This design comes from an exercise in tuning for small area on the open sky130 flow, not from production work.
The RTL of this run was laid out without a check of its function.
Power is estimated from default activity; no workload was simulated.

===== run.sh =====
#!/bin/bash
# synth_recipe.tcl (not shown) runs the flow's synth.tcl, then flattens the netlist and writes it again
# the make line also repeats each setting of config.mk as NAME=value (left out here)
make -C /OpenROAD-flow-scripts/flow DESIGN_CONFIG=/design/flow/config.mk WORK_HOME=/design/flow/orfs CLKGATE_MAP_FILE= SYNTH_SCRIPT=/design/flow/synth_recipe.tcl finish

===== config.mk =====
export PLATFORM = sky130hd
export DESIGN_NAME = TL_UART
export DESIGN_NICKNAME = TL_UART
export VERILOG_FILES = /design/flow/design.v
export SDC_FILE = /design/flow/constraint.sdc
export NUM_CORES = 4
export LEC_CHECK = 0
export CAP_MARGIN = 20
export CORE_MARGIN = 2
export CORE_UTILIZATION = 40
export PLACE_DENSITY = 0.6
export SLEW_MARGIN = 20

===== constraint.sdc =====
create_clock -name core_clock -period 8.0 [get_ports {uart_clock_i}]
set_input_delay 1.6000 -clock core_clock [delete_from_list [all_inputs] [get_ports {uart_clock_i}]]
set_output_delay 1.6000 -clock core_clock [all_outputs]
set_load 0.01 [all_outputs]

===== design.v =====
module fifo_sync #(
    parameter FW = 32,
    parameter DW = 32,
    parameter MD = 0,
    parameter SYNC_RD = 1,
    localparam WT_W = $clog2(FW)-1
) (
    input   wire logic          clk_i,
    input   wire logic          reset_i,
    input   wire logic          wr_en_i,
    input   wire logic [DW-1:0] wr_data_i,
    output  wire logic          full_o,
    input   wire logic          rd_i,
    output  logic      [DW-1:0] rd_data_o,
    output  wire logic          empty_o,
    output  logic               underflow_o,
    output  logic               overflow_o,
    input   wire logic [WT_W:0] threshold_i,
    output  wire logic          threshold_o
);
    reg [DW-1:0] fifo [0:FW-1];
    reg [$clog2(FW):0] read_ptr;
    reg [$clog2(FW):0] write_ptr;
    assign empty_o = (read_ptr == write_ptr);
    assign full_o = (write_ptr[$clog2(FW)] != read_ptr[$clog2(FW)]) & (read_ptr[$clog2(FW)-1:0] == write_ptr[$clog2(FW)-1:0]);
    always_ff @(posedge clk_i) begin
        if (reset_i) begin
            read_ptr <= 0;
            write_ptr <= 0;
        end
        if (~reset_i & wr_en_i & ~full_o) begin
            write_ptr <= write_ptr + 1;
        end
        if (~reset_i & rd_i & ~empty_o) begin
            read_ptr <= read_ptr + 1;
        end
    end
    always_ff @(posedge clk_i) begin
        if (~reset_i & wr_en_i & ~full_o) begin
            fifo[write_ptr[$clog2(FW)-1:0]] <= wr_data_i;
        end
        underflow_o <= empty_o & rd_i;
        overflow_o <= full_o & wr_en_i;
    end
    generate if (SYNC_RD) begin : __sfifo_if_synchronous_reads
        always_ff @(posedge clk_i) begin
            rd_data_o <= fifo[read_ptr[$clog2(FW)-1:0]];
        end
    end else begin : __sfifo_if_synchronous_reads
        assign rd_data_o = fifo[read_ptr[$clog2(FW)-1:0]];
    end endgenerate
    generate if (MD==0) begin : __sfifo_gen_lt
        assign threshold_o = (write_ptr[$clog2(FW)-1:0]-read_ptr[$clog2(FW)-1:0]) < threshold_i;
    end else if (MD==1) begin : __sfifo_gen_mt
        assign threshold_o = (write_ptr[$clog2(FW)-1:0]-read_ptr[$clog2(FW)-1:0]) > threshold_i;
    end else if (MD==3) begin : __sfifo_gen_le
        assign threshold_o = (write_ptr[$clog2(FW)-1:0]-read_ptr[$clog2(FW)-1:0]) <= threshold_i;
    end else if (MD==2) begin : __sfifo_gen_me
        assign threshold_o = (write_ptr[$clog2(FW)-1:0]-read_ptr[$clog2(FW)-1:0]) >= threshold_i;
    end endgenerate
endmodule
module tl_skdbf #(
    parameter DW   = 8,
    parameter SYNC = 0
) (
    input  wire logic          clk_i,
    input  wire logic          rst_i,
    input  wire logic          combinational_ready_i,
    output logic      [DW-1:0] cycle_data_o,
    output logic               cycle_vld_o,
    output logic               registered_ready_o,
    input  wire logic [DW-1:0] registered_data_i,
    input  wire logic          registered_vld_i
);
  reg [DW-1:0] held_data;
  reg held_vld;
  wire hold_data;
  assign hold_data = !combinational_ready_i & registered_ready_o & cycle_vld_o & registered_vld_i;
  assign registered_ready_o = !held_vld;
  always_ff @(posedge clk_i) begin
    if (rst_i) begin
      held_vld  <= '0;
      held_data <= '0;
    end else if (hold_data) begin
      held_data <= registered_data_i;
      held_vld  <= 1'b1;
    end else if (combinational_ready_i) begin
      held_vld <= '0;
    end
  end
  generate
    if (SYNC) begin : __skdbf_if_sync
      always_ff @(posedge clk_i) begin
        cycle_data_o <= held_vld ? held_data : registered_data_i;
        cycle_vld_o  <= rst_i ? 1'b0 : held_vld | registered_vld_i;
      end
    end else begin : __skdbf_if_async
      assign cycle_data_o = held_vld ? held_data : registered_data_i;
      assign cycle_vld_o  = held_vld | registered_vld_i;
    end
  endgenerate
endmodule
module uart_tx (
    input  wire        clock,
    input  wire        resetn,
    input  wire [15:0] bauddiv_i,      
    input  wire        tx_i,
    input  wire [ 7:0] tx_byte_i,
    output wire        tx_dequeue_o,
    output wire        tx_o,
    output wire        tx_busy_o
);
  reg start_q, byte_q, stop_q, cmpl_q, tx_q;
  reg [15:0] counter_q;
  reg [7:0] tx_byte_q;
  reg [2:0] byte_cnt_q;
  wire zero;
  assign zero = counter_q == 16'd0;
  assign tx_o = tx_q;
  assign tx_dequeue_o = cmpl_q;
  assign tx_busy_o = start_q | byte_q | stop_q | cmpl_q;
  always_ff @(posedge clock)
    if (!resetn || !(start_q || byte_q || stop_q) || zero || cmpl_q) counter_q <= bauddiv_i;
    else counter_q <= counter_q - 1'b1;
  always_ff @(posedge clock)
    if (!resetn || !(start_q | stop_q | byte_q | cmpl_q)) tx_q <= 1'b1;
    else if (cmpl_q) tx_q <= 1'b1;
    else if (stop_q) tx_q <= 1'b1;
    else if (byte_q) tx_q <= tx_byte_q[0];
    else if (start_q) tx_q <= 1'b0;
  always_ff @(posedge clock)
    if (!resetn || cmpl_q) start_q <= 1'b0;
    else if (!start_q) start_q <= tx_i;
  always_ff @(posedge clock)
    if (!resetn || cmpl_q) byte_q <= 1'b0;
    else if (!byte_q) byte_q <= start_q && zero;
  always_ff @(posedge clock)
    if (!resetn || cmpl_q) stop_q <= 1'b0;
    else if (!stop_q) stop_q <= byte_q && zero && (byte_cnt_q == 3'd7);
  always_ff @(posedge clock)
    if (!resetn || cmpl_q) byte_cnt_q <= 3'd0;
    else if (byte_q && zero) byte_cnt_q <= byte_cnt_q + 3'd1;
  always_ff @(posedge clock)
    if (!resetn || (tx_i && !start_q)) tx_byte_q <= tx_byte_i;
    else if (byte_q && zero) tx_byte_q <= {1'b0, tx_byte_q[7:1]};
  always_ff @(posedge clock)
    if (!resetn || cmpl_q) cmpl_q <= 1'b0;
    else if (!cmpl_q) cmpl_q <= stop_q && zero;
endmodule
module uart_rx (
    input  wire        clock,
    input  wire        resetn,
    input  wire [15:0] bauddiv_i,   
    input  wire        rx_i,
    output wire [ 7:0] rx_byte_o,
    output wire        rx_o,
    output wire        rx_busy_o
);
  (* ASYNC_REG = "TRUE" *) reg rx_q, rx_qq;
  reg sample_q, start_q, stop_q, hbit_q, cmpl_q;
  reg [15:0] counter_q;
  reg [ 7:0] rx_byte_q;
  reg [ 2:0] byte_cnt_q;
  wire rx, zero, sample_en, shift_en, last_shift;
  assign rx = !rx_qq;
  assign zero = counter_q == '0;
  assign sample_en = counter_q == {1'b0, bauddiv_i[15:1]};
  assign shift_en = zero && sample_q && start_q && !stop_q;
  assign last_shift = byte_cnt_q == 3'd7 && shift_en;
  assign rx_o = cmpl_q;
  assign rx_byte_o = rx_byte_q;
  assign rx_busy_o = sample_q | start_q | stop_q | hbit_q | cmpl_q;
  always_ff @(posedge clock)
    if (!resetn) rx_q <= 1'b1;
    else rx_q <= rx_i;
  always_ff @(posedge clock)
    if (!resetn) rx_qq <= 1'b1;
    else rx_qq <= rx_q;
  always_ff @(posedge clock)
    if ((!rx & !(sample_q | start_q)) || zero || !resetn || (sample_en & sample_q & rx & !start_q) || rx_o)
      counter_q <= bauddiv_i;
    else counter_q <= counter_q - 1'b1;
  always_ff @(posedge clock)
    if (rx_o || !resetn) sample_q <= 1'b0;
    else if (!sample_q) sample_q <= rx;
  always_ff @(posedge clock)
    if (rx_o || !resetn) start_q <= 1'b0;
    else if (!start_q) start_q <= sample_en & sample_q & rx;
  always_ff @(posedge clock)
    if (rx_o || !resetn) rx_byte_q <= 8'd0;
    else if (shift_en) rx_byte_q <= {rx_qq, rx_byte_q[7:1]};
  always_ff @(posedge clock)
    if (rx_o || !resetn) byte_cnt_q <= 3'd0;
    else if (shift_en) byte_cnt_q <= byte_cnt_q + 1'b1;
  always_ff @(posedge clock)
    if (rx_o || !resetn) stop_q <= 1'b0;
    else if (!stop_q) stop_q <= last_shift;
  always_ff @(posedge clock)
    if (rx_o || !resetn) hbit_q <= 1'b0;
    else if (stop_q && (counter_q == '0)) hbit_q <= 1'b1;
  always_ff @(posedge clock)
    if (rx_o || !resetn) cmpl_q <= 1'b0;
    else if (hbit_q && (counter_q == {1'b0, bauddiv_i[15:1]})) cmpl_q <= 1'b1;
endmodule
`default_nettype none
module TL_UART #(
    parameter [15:0] C_DEFAULT_BAUD_RATE = 16'd868,
    parameter C_DEFAULT_TX_ON = 1,
    parameter C_DEFAULT_RX_ON = 1,
    parameter C_TILELINK_ID_WIDTH = 1
) (
    input  wire                           uart_clock_i,
    input  wire                           uart_reset_i,
    input  wire [                    2:0] uart_a_opcode,
    input  wire [                    2:0] uart_a_param,
    input  wire [                    2:0] uart_a_size,
    input  wire [C_TILELINK_ID_WIDTH-1:0] uart_a_source,
    input  wire [                   11:0] uart_a_address,
    input  wire [                    3:0] uart_a_mask,
    input  wire [                   31:0] uart_a_data,
    input  wire                           uart_a_corrupt,
    input  wire                           uart_a_valid,
    output wire                           uart_a_ready,
    output wire [                    2:0] uart_d_opcode,
    output wire [                    1:0] uart_d_param,
    output wire [                    2:0] uart_d_size,
    output wire [C_TILELINK_ID_WIDTH-1:0] uart_d_source,
    output wire                           uart_d_denied,
    output wire [                   31:0] uart_d_data,
    output wire                           uart_d_corrupt,
    output wire                           uart_d_valid,
    input  wire                           uart_d_ready,
    input  wire                           UART_RX,
    output wire                           UART_TX,
    output wire                           UART_RX_IRQ,
    output wire                           UART_TX_IRQ
);
  localparam AW = 12;
  localparam IW = C_TILELINK_ID_WIDTH;
  wire          a_ready;
  wire          a_valid;
  wire [   2:0] a_opcode;
  /*verilator lint_off UNUSED*/
  wire [   2:0] a_param;
  /*verilator lint_on UNUSED*/
  wire [   2:0] a_size;
  wire [IW-1:0] a_source;
  wire [  11:0] a_address;
  wire [   3:0] a_mask;
  wire [  31:0] a_data;
  wire          a_corrupt;
  wire          d_ready;
  reg  [   2:0] d_opcode_q;
  reg  [   1:0] d_param_q;
  reg  [   2:0] d_size_q;
  reg  [IW-1:0] d_source_q;
  reg           d_denied_q;
  reg  [  15:0] d_data_q;
  reg           d_corrupt_q;
  reg           d_valid_q;
localparam [2:0] Get = 3'd4;
localparam [2:0] PutFullData = 3'd0;
localparam [2:0] PutPartialData = 3'd1;
localparam [2:0] ArithmeticData = 3'd2;
localparam [2:0] LogicalData = 3'd3;
localparam [2:0] AMOXOR = 3'd0;
localparam [2:0] AMOOR = 3'd1;
localparam [2:0] AMOAND = 3'd2;
localparam [2:0] AMOSWAP = 3'd3;
localparam [2:0] AMOMIN = 3'd0;
localparam [2:0] AMOMAX = 3'd1;
localparam [2:0] AMOMINU = 3'd2;
localparam [2:0] AMOMAXU = 3'd3;
localparam [2:0] AMOADD = 3'd4;
function automatic TL_isWriteTo(input [AW-1:0] address, input [AW-1:0] address_t);
  TL_isWriteTo = (address == address_t) && a_valid && (d_ready || !d_valid_q) && (a_opcode==PutFullData || a_opcode==PutPartialData || a_opcode==ArithmeticData || a_opcode==LogicalData);
endfunction
function automatic TL_isReadTo(input [AW-1:0] address, input [AW-1:0] address_t);
  TL_isReadTo = (address == address_t) && a_valid && (d_ready || !d_valid_q) && (a_opcode == Get || a_opcode==ArithmeticData || a_opcode==LogicalData);
endfunction
function automatic [2:0] TL_RetCode();
  TL_RetCode = (a_opcode == PutFullData || a_opcode == PutPartialData) ? 3'd0 : 3'd1;
endfunction
  assign d_ready = uart_d_ready;
  assign a_ready = d_ready || !d_valid_q;
  assign uart_d_opcode = d_opcode_q;
  assign uart_d_param = d_param_q;
  assign uart_d_size = d_size_q;
  assign uart_d_source = d_source_q;
  assign uart_d_denied = d_denied_q;
  assign uart_d_data = {16'd0, d_data_q};
  assign uart_d_corrupt = d_corrupt_q;
  assign uart_d_valid = d_valid_q;
  tl_skdbf #(
      .DW  (58 + IW),
      .SYNC(0)
  ) skdbf_inst (
      .clk_i(uart_clock_i),
      .rst_i(uart_reset_i),
      .combinational_ready_i(a_ready),
      .cycle_data_o({a_opcode, a_param, a_size, a_source, a_address, a_mask, a_data, a_corrupt}),
      .cycle_vld_o(a_valid),
      .registered_ready_o(uart_a_ready),
      .registered_data_i({
        uart_a_opcode,
        uart_a_param,
        uart_a_size,
        uart_a_source,
        uart_a_address,
        uart_a_mask,
        uart_a_data,
        uart_a_corrupt
      }),
      .registered_vld_i(uart_a_valid)
  );
  localparam [11:0] REG_UART_CTRL = 12'h000;  
  localparam [11:0] REG_UART_STATUS = 12'h004;   
  localparam [11:0] REG_UART_FIFOAX = 12'h008;   
  localparam [11:0] REG_UART_BAUDDIV = 12'h00C;   
  logic [15:0] UARTCTRL_q, UARTSTATS_q, FIFOAX_q, BAUDDIV_q, DATA_r;
  wire tx_dequeue, rx_enqueue, tx_full, tx_empty, rx_full, rx_empty, tx_underflow, tx_overflow, rx_underflow, rx_overflow, rx_threshold, tx_threshold, rx_busy, tx_busy;
  wire [7:0] rx_char, tx_char, rx_head;
  assign FIFOAX_q[7:0] = rx_empty ? 8'd0 : rx_head;
  reg
      RX_q,
      TX_q,
      RX_WATERMARK_IRQ_q,
      TX_WATERMARK_IRQ_q,
      RX_WATERMARK_IRQEN_q,
      TX_WATERMARK_IRQEN_q;
  reg [4:0] RX_WATERMARK_q, TX_WATERMARK_q;
  assign UARTCTRL_q = {
    2'd0, TX_WATERMARK_IRQEN_q, RX_WATERMARK_IRQEN_q, TX_WATERMARK_q, RX_WATERMARK_q, TX_q, RX_q
  };
  assign FIFOAX_q[15:8] = 8'd0;
  assign UARTSTATS_q = {
    8'd0,
    tx_busy,
    TX_WATERMARK_IRQ_q,
    tx_empty,
    tx_full,
    rx_busy,
    RX_WATERMARK_IRQ_q,
    rx_empty,
    rx_full
  };
  assign UART_RX_IRQ = RX_WATERMARK_IRQ_q;
  assign UART_TX_IRQ = TX_WATERMARK_IRQ_q;
  logic [15:0] w_val;
  assign w_val = a_data[15:0];
  always_ff @(posedge uart_clock_i)
    if (uart_reset_i) TX_q <= C_DEFAULT_TX_ON == 1 ? 1'b1 : 1'b0;
    else if (TL_isWriteTo(a_address, REG_UART_CTRL)) TX_q <= w_val[1];
  always_ff @(posedge uart_clock_i)
    if (uart_reset_i) RX_q <= C_DEFAULT_RX_ON == 1 ? 1'b1 : 1'b0;
    else if (TL_isWriteTo(a_address, REG_UART_CTRL)) RX_q <= w_val[0];
  always_ff @(posedge uart_clock_i)
    if (uart_reset_i) RX_WATERMARK_q <= 5'd0;
    else if (TL_isWriteTo(a_address, REG_UART_CTRL)) RX_WATERMARK_q <= w_val[6:2];
  always_ff @(posedge uart_clock_i)
    if (uart_reset_i) TX_WATERMARK_q <= 5'd0;
    else if (TL_isWriteTo(a_address, REG_UART_CTRL)) TX_WATERMARK_q <= w_val[11:7];
  always_ff @(posedge uart_clock_i)
    if (uart_reset_i) RX_WATERMARK_IRQEN_q <= 1'b0;
    else if (TL_isWriteTo(a_address, REG_UART_CTRL)) RX_WATERMARK_IRQEN_q <= w_val[12];
  always_ff @(posedge uart_clock_i)
    if (uart_reset_i) TX_WATERMARK_IRQEN_q <= 1'b0;
    else if (TL_isWriteTo(a_address, REG_UART_CTRL)) TX_WATERMARK_IRQEN_q <= w_val[13];
  always_ff @(posedge uart_clock_i)
    if (uart_reset_i) RX_WATERMARK_IRQ_q <= 1'b0;
    else if (TL_isWriteTo(a_address, REG_UART_STATUS)) RX_WATERMARK_IRQ_q <= w_val[2];
    else if (RX_WATERMARK_IRQEN_q & rx_threshold & !RX_WATERMARK_IRQ_q) RX_WATERMARK_IRQ_q <= 1'b1;
    else if (!RX_WATERMARK_IRQEN_q) RX_WATERMARK_IRQ_q <= 1'b0;
  always_ff @(posedge uart_clock_i)
    if (uart_reset_i) TX_WATERMARK_IRQ_q <= 1'b0;
    else if (TL_isWriteTo(a_address, REG_UART_STATUS)) TX_WATERMARK_IRQ_q <= w_val[6];
    else if (TX_WATERMARK_IRQEN_q & tx_threshold) TX_WATERMARK_IRQ_q <= 1'b1;
    else if (!TX_WATERMARK_IRQEN_q) TX_WATERMARK_IRQ_q <= 1'b0;
  always_ff @(posedge uart_clock_i)
    if (uart_reset_i) BAUDDIV_q <= C_DEFAULT_BAUD_RATE;
    else if (TL_isWriteTo(a_address, REG_UART_BAUDDIV)) BAUDDIV_q <= w_val[15:0];
  always_comb
    if (TL_isReadTo(a_address, REG_UART_CTRL)) DATA_r = UARTCTRL_q;
    else if (TL_isReadTo(a_address, REG_UART_STATUS)) DATA_r = UARTSTATS_q;
    else if (TL_isReadTo(a_address, REG_UART_FIFOAX)) DATA_r = FIFOAX_q;
    else if (TL_isReadTo(a_address, REG_UART_BAUDDIV)) DATA_r = BAUDDIV_q;
    else DATA_r = 16'd0;
  always_ff @(posedge uart_clock_i)
    if (uart_reset_i) begin
      d_valid_q <= 1'b0;
    end else if (a_valid && (d_ready || !d_valid_q)) begin
      d_valid_q <= 1'b1;
      d_opcode_q <= TL_RetCode();
      d_param_q <= '0;
      d_size_q <= a_size;
      d_source_q <= a_source;
      d_denied_q <= 1'b0;
      d_data_q <= DATA_r;
      d_corrupt_q <= 1'b0;
    end else if (d_ready) begin
      d_valid_q <= 1'b0;
    end
  fifo_sync #(
      .FW(32),
      .DW(8),
      .MD(1),
      .SYNC_RD(0)
  ) rx_fifo_inst (
      .clk_i(uart_clock_i),
      .reset_i(uart_reset_i),
      .wr_en_i(UARTCTRL_q[0] & rx_enqueue),
      .wr_data_i(rx_char),
      .full_o(rx_full),
      .rd_i(TL_isReadTo(a_address, REG_UART_FIFOAX)),
      .rd_data_o(rx_head),
      .empty_o(rx_empty),
      .underflow_o(rx_underflow),
      .overflow_o(rx_overflow),
      .threshold_i(UARTCTRL_q[6:2]),
      .threshold_o(rx_threshold)
  );
  fifo_sync #(
      .FW(32),
      .DW(8),
      .MD(1),
      .SYNC_RD(0)
  ) tx_fifo_inst (
      .clk_i(uart_clock_i),
      .reset_i(uart_reset_i),
      .wr_en_i(TL_isWriteTo(a_address, REG_UART_FIFOAX)),
      .wr_data_i(a_data[7:0]),
      .full_o(tx_full),
      .rd_i(tx_dequeue),
      .rd_data_o(tx_char),
      .empty_o(tx_empty),
      .underflow_o(tx_underflow),
      .overflow_o(tx_overflow),
      .threshold_i(UARTCTRL_q[11:7]),
      .threshold_o(tx_threshold)
  );
  uart_rx uart_reciever (
      .clock(uart_clock_i),
      .resetn(!uart_reset_i),
      .bauddiv_i(BAUDDIV_q),
      .rx_i(UART_RX),
      .rx_byte_o(rx_char),
      .rx_o(rx_enqueue),
      .rx_busy_o(rx_busy)
  );
  uart_tx uart_trasmitter (
      .clock(uart_clock_i),
      .resetn(!uart_reset_i),
      .bauddiv_i(BAUDDIV_q),
      .tx_i(UARTCTRL_q[1] & !tx_empty),
      .tx_byte_i(tx_char),
      .tx_dequeue_o(tx_dequeue),
      .tx_o(UART_TX),
      .tx_busy_o(tx_busy)
  );
  /*verilator lint_off UNUSED*/
  wire unused;
  assign unused = (|a_data[31:16]) | tx_underflow | rx_underflow | tx_overflow | rx_overflow | (|a_mask) | a_corrupt;
  /*verilator lint_on UNUSED*/
endmodule

Figure 1. Placement view.
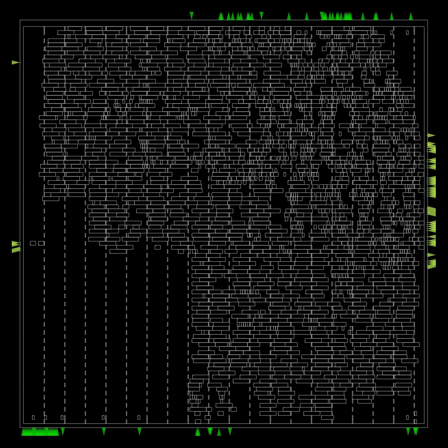
final std cells w/o fill: 2909
CORE AREA: 71730 µm²
FF+latch count: 702
Fillers: 6195

Figure 2. Supply network.
Bar = 100 µm. Pins as bars on the die edge. Tap cells in gray.
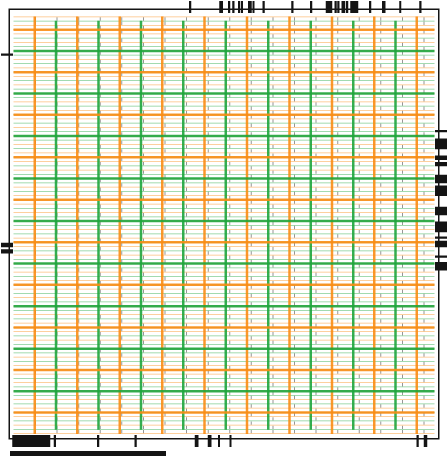
legend:
  VDD:
    color: green
  VSS:
    color: orange
met1 rails: 99
signal pins: 112
met4 straps: 19

Figure 3. Drive-strength map.
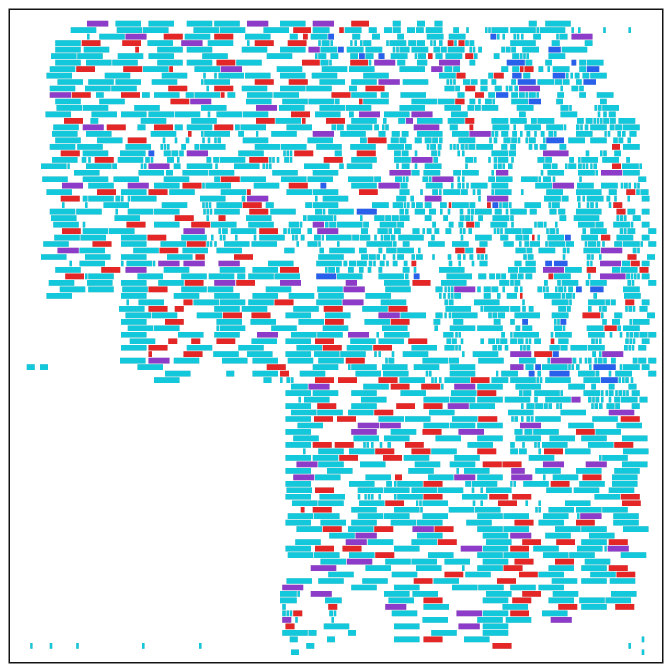
legend:
  _0 and _1 cells:
    color: cyan
    cells: 1616
    most_used: edfxtp_1
  _2 cells:
    color: red
    cells: 211
    most_used: mux4_2
  _6 and larger:
    color: purple
    cells: 97
    most_used: clkbuf_16
  _3 and _4 cells:
    color: blue
    cells: 35
    most_used: buf_4

Figure 4. The worst timing path.
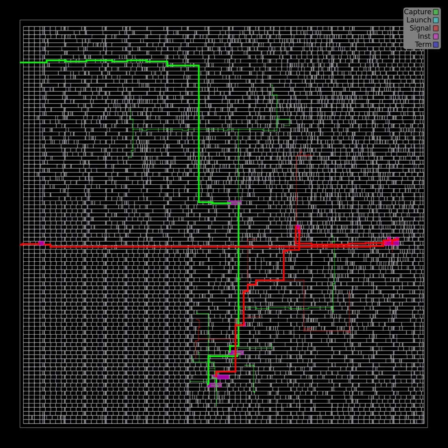
Final Util: 46.15%
final setup TNS: 0 ns

Figure 5. Nets reached from selected ports.
Bar = 100 µm.
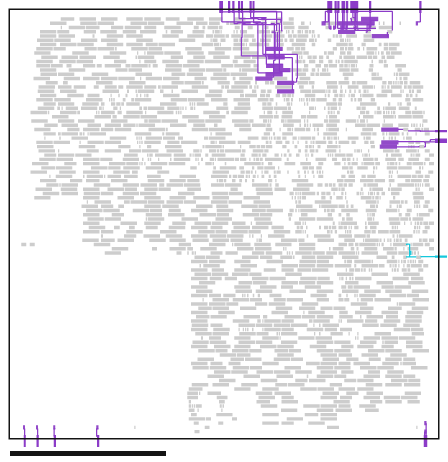
legend:
  uart_d_data:
    color: purple
    bits: 32
    direction: output
    end_cells: 32
    buffers: 16
    wire: 966 µm
  uart_a_ready:
    color: cyan
    bits: 1
    direction: output
    end_cells: 1
    buffers: 1
    wire: 28.0 µm

==> impl_metrics.ini <==
[outcome]
status = no timing/DRC/antenna violations

[synth]
synth_seq_cells = 702
syn_area_per_cell_um2 = 15.91
netlist_area_um2 = 29090
synthSimpleGateAreaFrac_pct = 7.518
synth_top_cell_area_share_pct = 58.32
ys_warn_count = 5
synth.top_cells.by_area = edfxtp_1, mux4_2, dfxtp_1, nor2_1, nand2_1
yosys.cell_count.top_type = edfxtp_1
synth_area_leader_cell = edfxtp_1
synth_common_cells = edfxtp_1, nor2_1, nand2_1
synth_top_family_by_area = multiplexers
synthXorXnorAreaFrac_pct = 2.228
synth_mux_area_share_pct = 14.45
yosysSeqAreaShare_pct = 67.75
synth_edf_count = 565

[clocking]
clock_tree.buffer_depth = 3
cts_tree = yes
cts_max_level = 3
ctsResizeCount = 0
numCtsBuffers = 74
worstSkewPairLatency_ns = 0.62
cts_num_sinks = 702
cts_root_buffer = clkbuf_16
ctsHoldBuffers = 0
path_clk_slew_ns = 0.06

[worst_hold_path]
hold_path_end = uart_reciever.rx_qq
holdPathStages = 1
hold_start = uart_reciever.rx_q
hold_path.class = reg -> reg

[placed_design]
dp_cells = 2772
place_congestion = 0.7998
pre_cts_slack_ns = 2.790
hpwl_um = 41240
io_buffers = 65

[timing]
finClkSkew_ns = 0.02382
relSlewSlack_pct = 32.56
layout_min_cycle_time_ns = 4.648
tightestPinTransition_ns = 1.012
rsz0062_at_grt = no
setup_viol = 0
layout_setup_ws_ns = 3.352
finalCritPeriodShare_pct = 58.10
drv_slew = 0
timing.fmax_ghz = 0.2151
finalHoldViolCount = 0

[grt]
grt_pass1_wl_um = 96790
overflow = 0
grt_pass1_vias = 15810
grt_max_degree = 65
track_usage_pct = 17.24
antenna_found_initial = 2

[final_layout]
nClkBuffers = 93
multi_input_cells = 1004
area_growth_pct = 13.79
area_dominant_class = registers
nNonClkInverters = 36
multi_input_area_um2 = 8765
sh_seq_area_pct = 59.60
layout-drive-gt1-share_pct = 17.51
multi_input_area_share_pct = 26.48
diodes = 0
nNonClkBuffers = 81
seq_area_um2 = 19730
nonClkBufAreaFrac_pct = 2.355

[detailed_routing]
drtIter0Drc = 1411
wirelength_um = 64790
final_antenna_net_count = 0
via_per_inst = 5.377
drc = 0

[setup_path]
cp-end-kind = flip-flop
max_stage_delay_ns = 0.76
reg2reg_from = skdbf_inst.held_vld
arrival_ns = 4.87
crit_slowest_cell = nor2_1
startpoint = uart_a_address[9]
start_kind = primary input
r2r.worst_path.cells = 7
r2r-end = tx_fifo_inst.fifo[27][7]
crit_fanout = 8
crit_chain = clkdlybuf4s50_1 > nor4_1 > nand4_1 > a221oi_4 > and2_1 > nand2_1 > nor2_1
crit_end = tx_fifo_inst.fifo[27][7]
worst-r2r-setup-slack_ns = 4.14
path_class = in -> reg

[power_and_ir_drop]
p_leak_nw = 10.64
power.density_nw_per_um2 = 235.3
p_total_w = 0.007790

[die]
fp-row-count = 98
initial_core_util_pct = 40.55
die_y_um = 273.7

[run]
max-cap-violations = 0
metrics by stage:
stage / hold slack (ns) / util, %
finish: 0.4113 / 46.15
CTS: 0.4136 / 46.12
detailed placement: 0.3988 / 42.62
floorplan: 0.3895 / -
global placement: 0.4001 / 42.60
global route: 0.4325 / 46.15
placed cells by master, fill, tap and decap left out, drive strengths merged, types with 43 or more instances in the layout:
cell	n
mux2i	51
edfxtp	565
mux4	147
nand2	149
clkdlybuf4s50	64
nor2	171
xnor2	43
a21oi	80
clkbuf	93
dfxtp	137
power breakdown:
part	total (W)	switching, W	internal, W
combinational	0.000316	0.000182	0.000134
clock	0.00349	0.00145	0.00205
sequential	0.00398	0.0000336	0.00395
per-layer routing:
layer	track usage, %	share of wire, %	vias up
met5	0	0.048	-
met4	5.464	2.5	4
met3	4.842	7.3	119
met2	27.60	48	437
li1	-	-	7084
met1	22.79	43	7998
critical path: cells and delay by family:
kind / cells / cell delay, ns
compound gates: 1 / 0.54
buf+inv: 1 / 0.69
simple gates: 5 / 2.02

-- static timing again, ports no longer ideal --
The results above use ideal ports. As a check the final layout listed here was re-extracted and re-timed, cells and wires unchanged.
Step 1 (the two cells are an assumption about what drives the block):
set clk [get_ports {uart_clock_i}]
set_driving_cell -lib_cell sky130_fd_sc_hd__clkbuf_16 $clk
set_driving_cell -lib_cell sky130_fd_sc_hd__buf_2 [delete_from_list [all_inputs] $clk]
Step 2, shift: input delay + t, output delay - t, t = (earliest + latest rising clock arrival at the registers) / 2. This alone moves slack from input paths to output paths.
a / b / c = ideal ports / drivers / drivers and shift; a / b = the first two.
t, ns: 0.673
slack for setup (ns): 3.352 / 3.387 / 2.713
clock arrival spread, ns: 0.035 / 0.035
After both steps this run still meets setup and hold. The setup slack of this run moves by +0.035 ns with the drivers and by -0.639 ns with both steps.
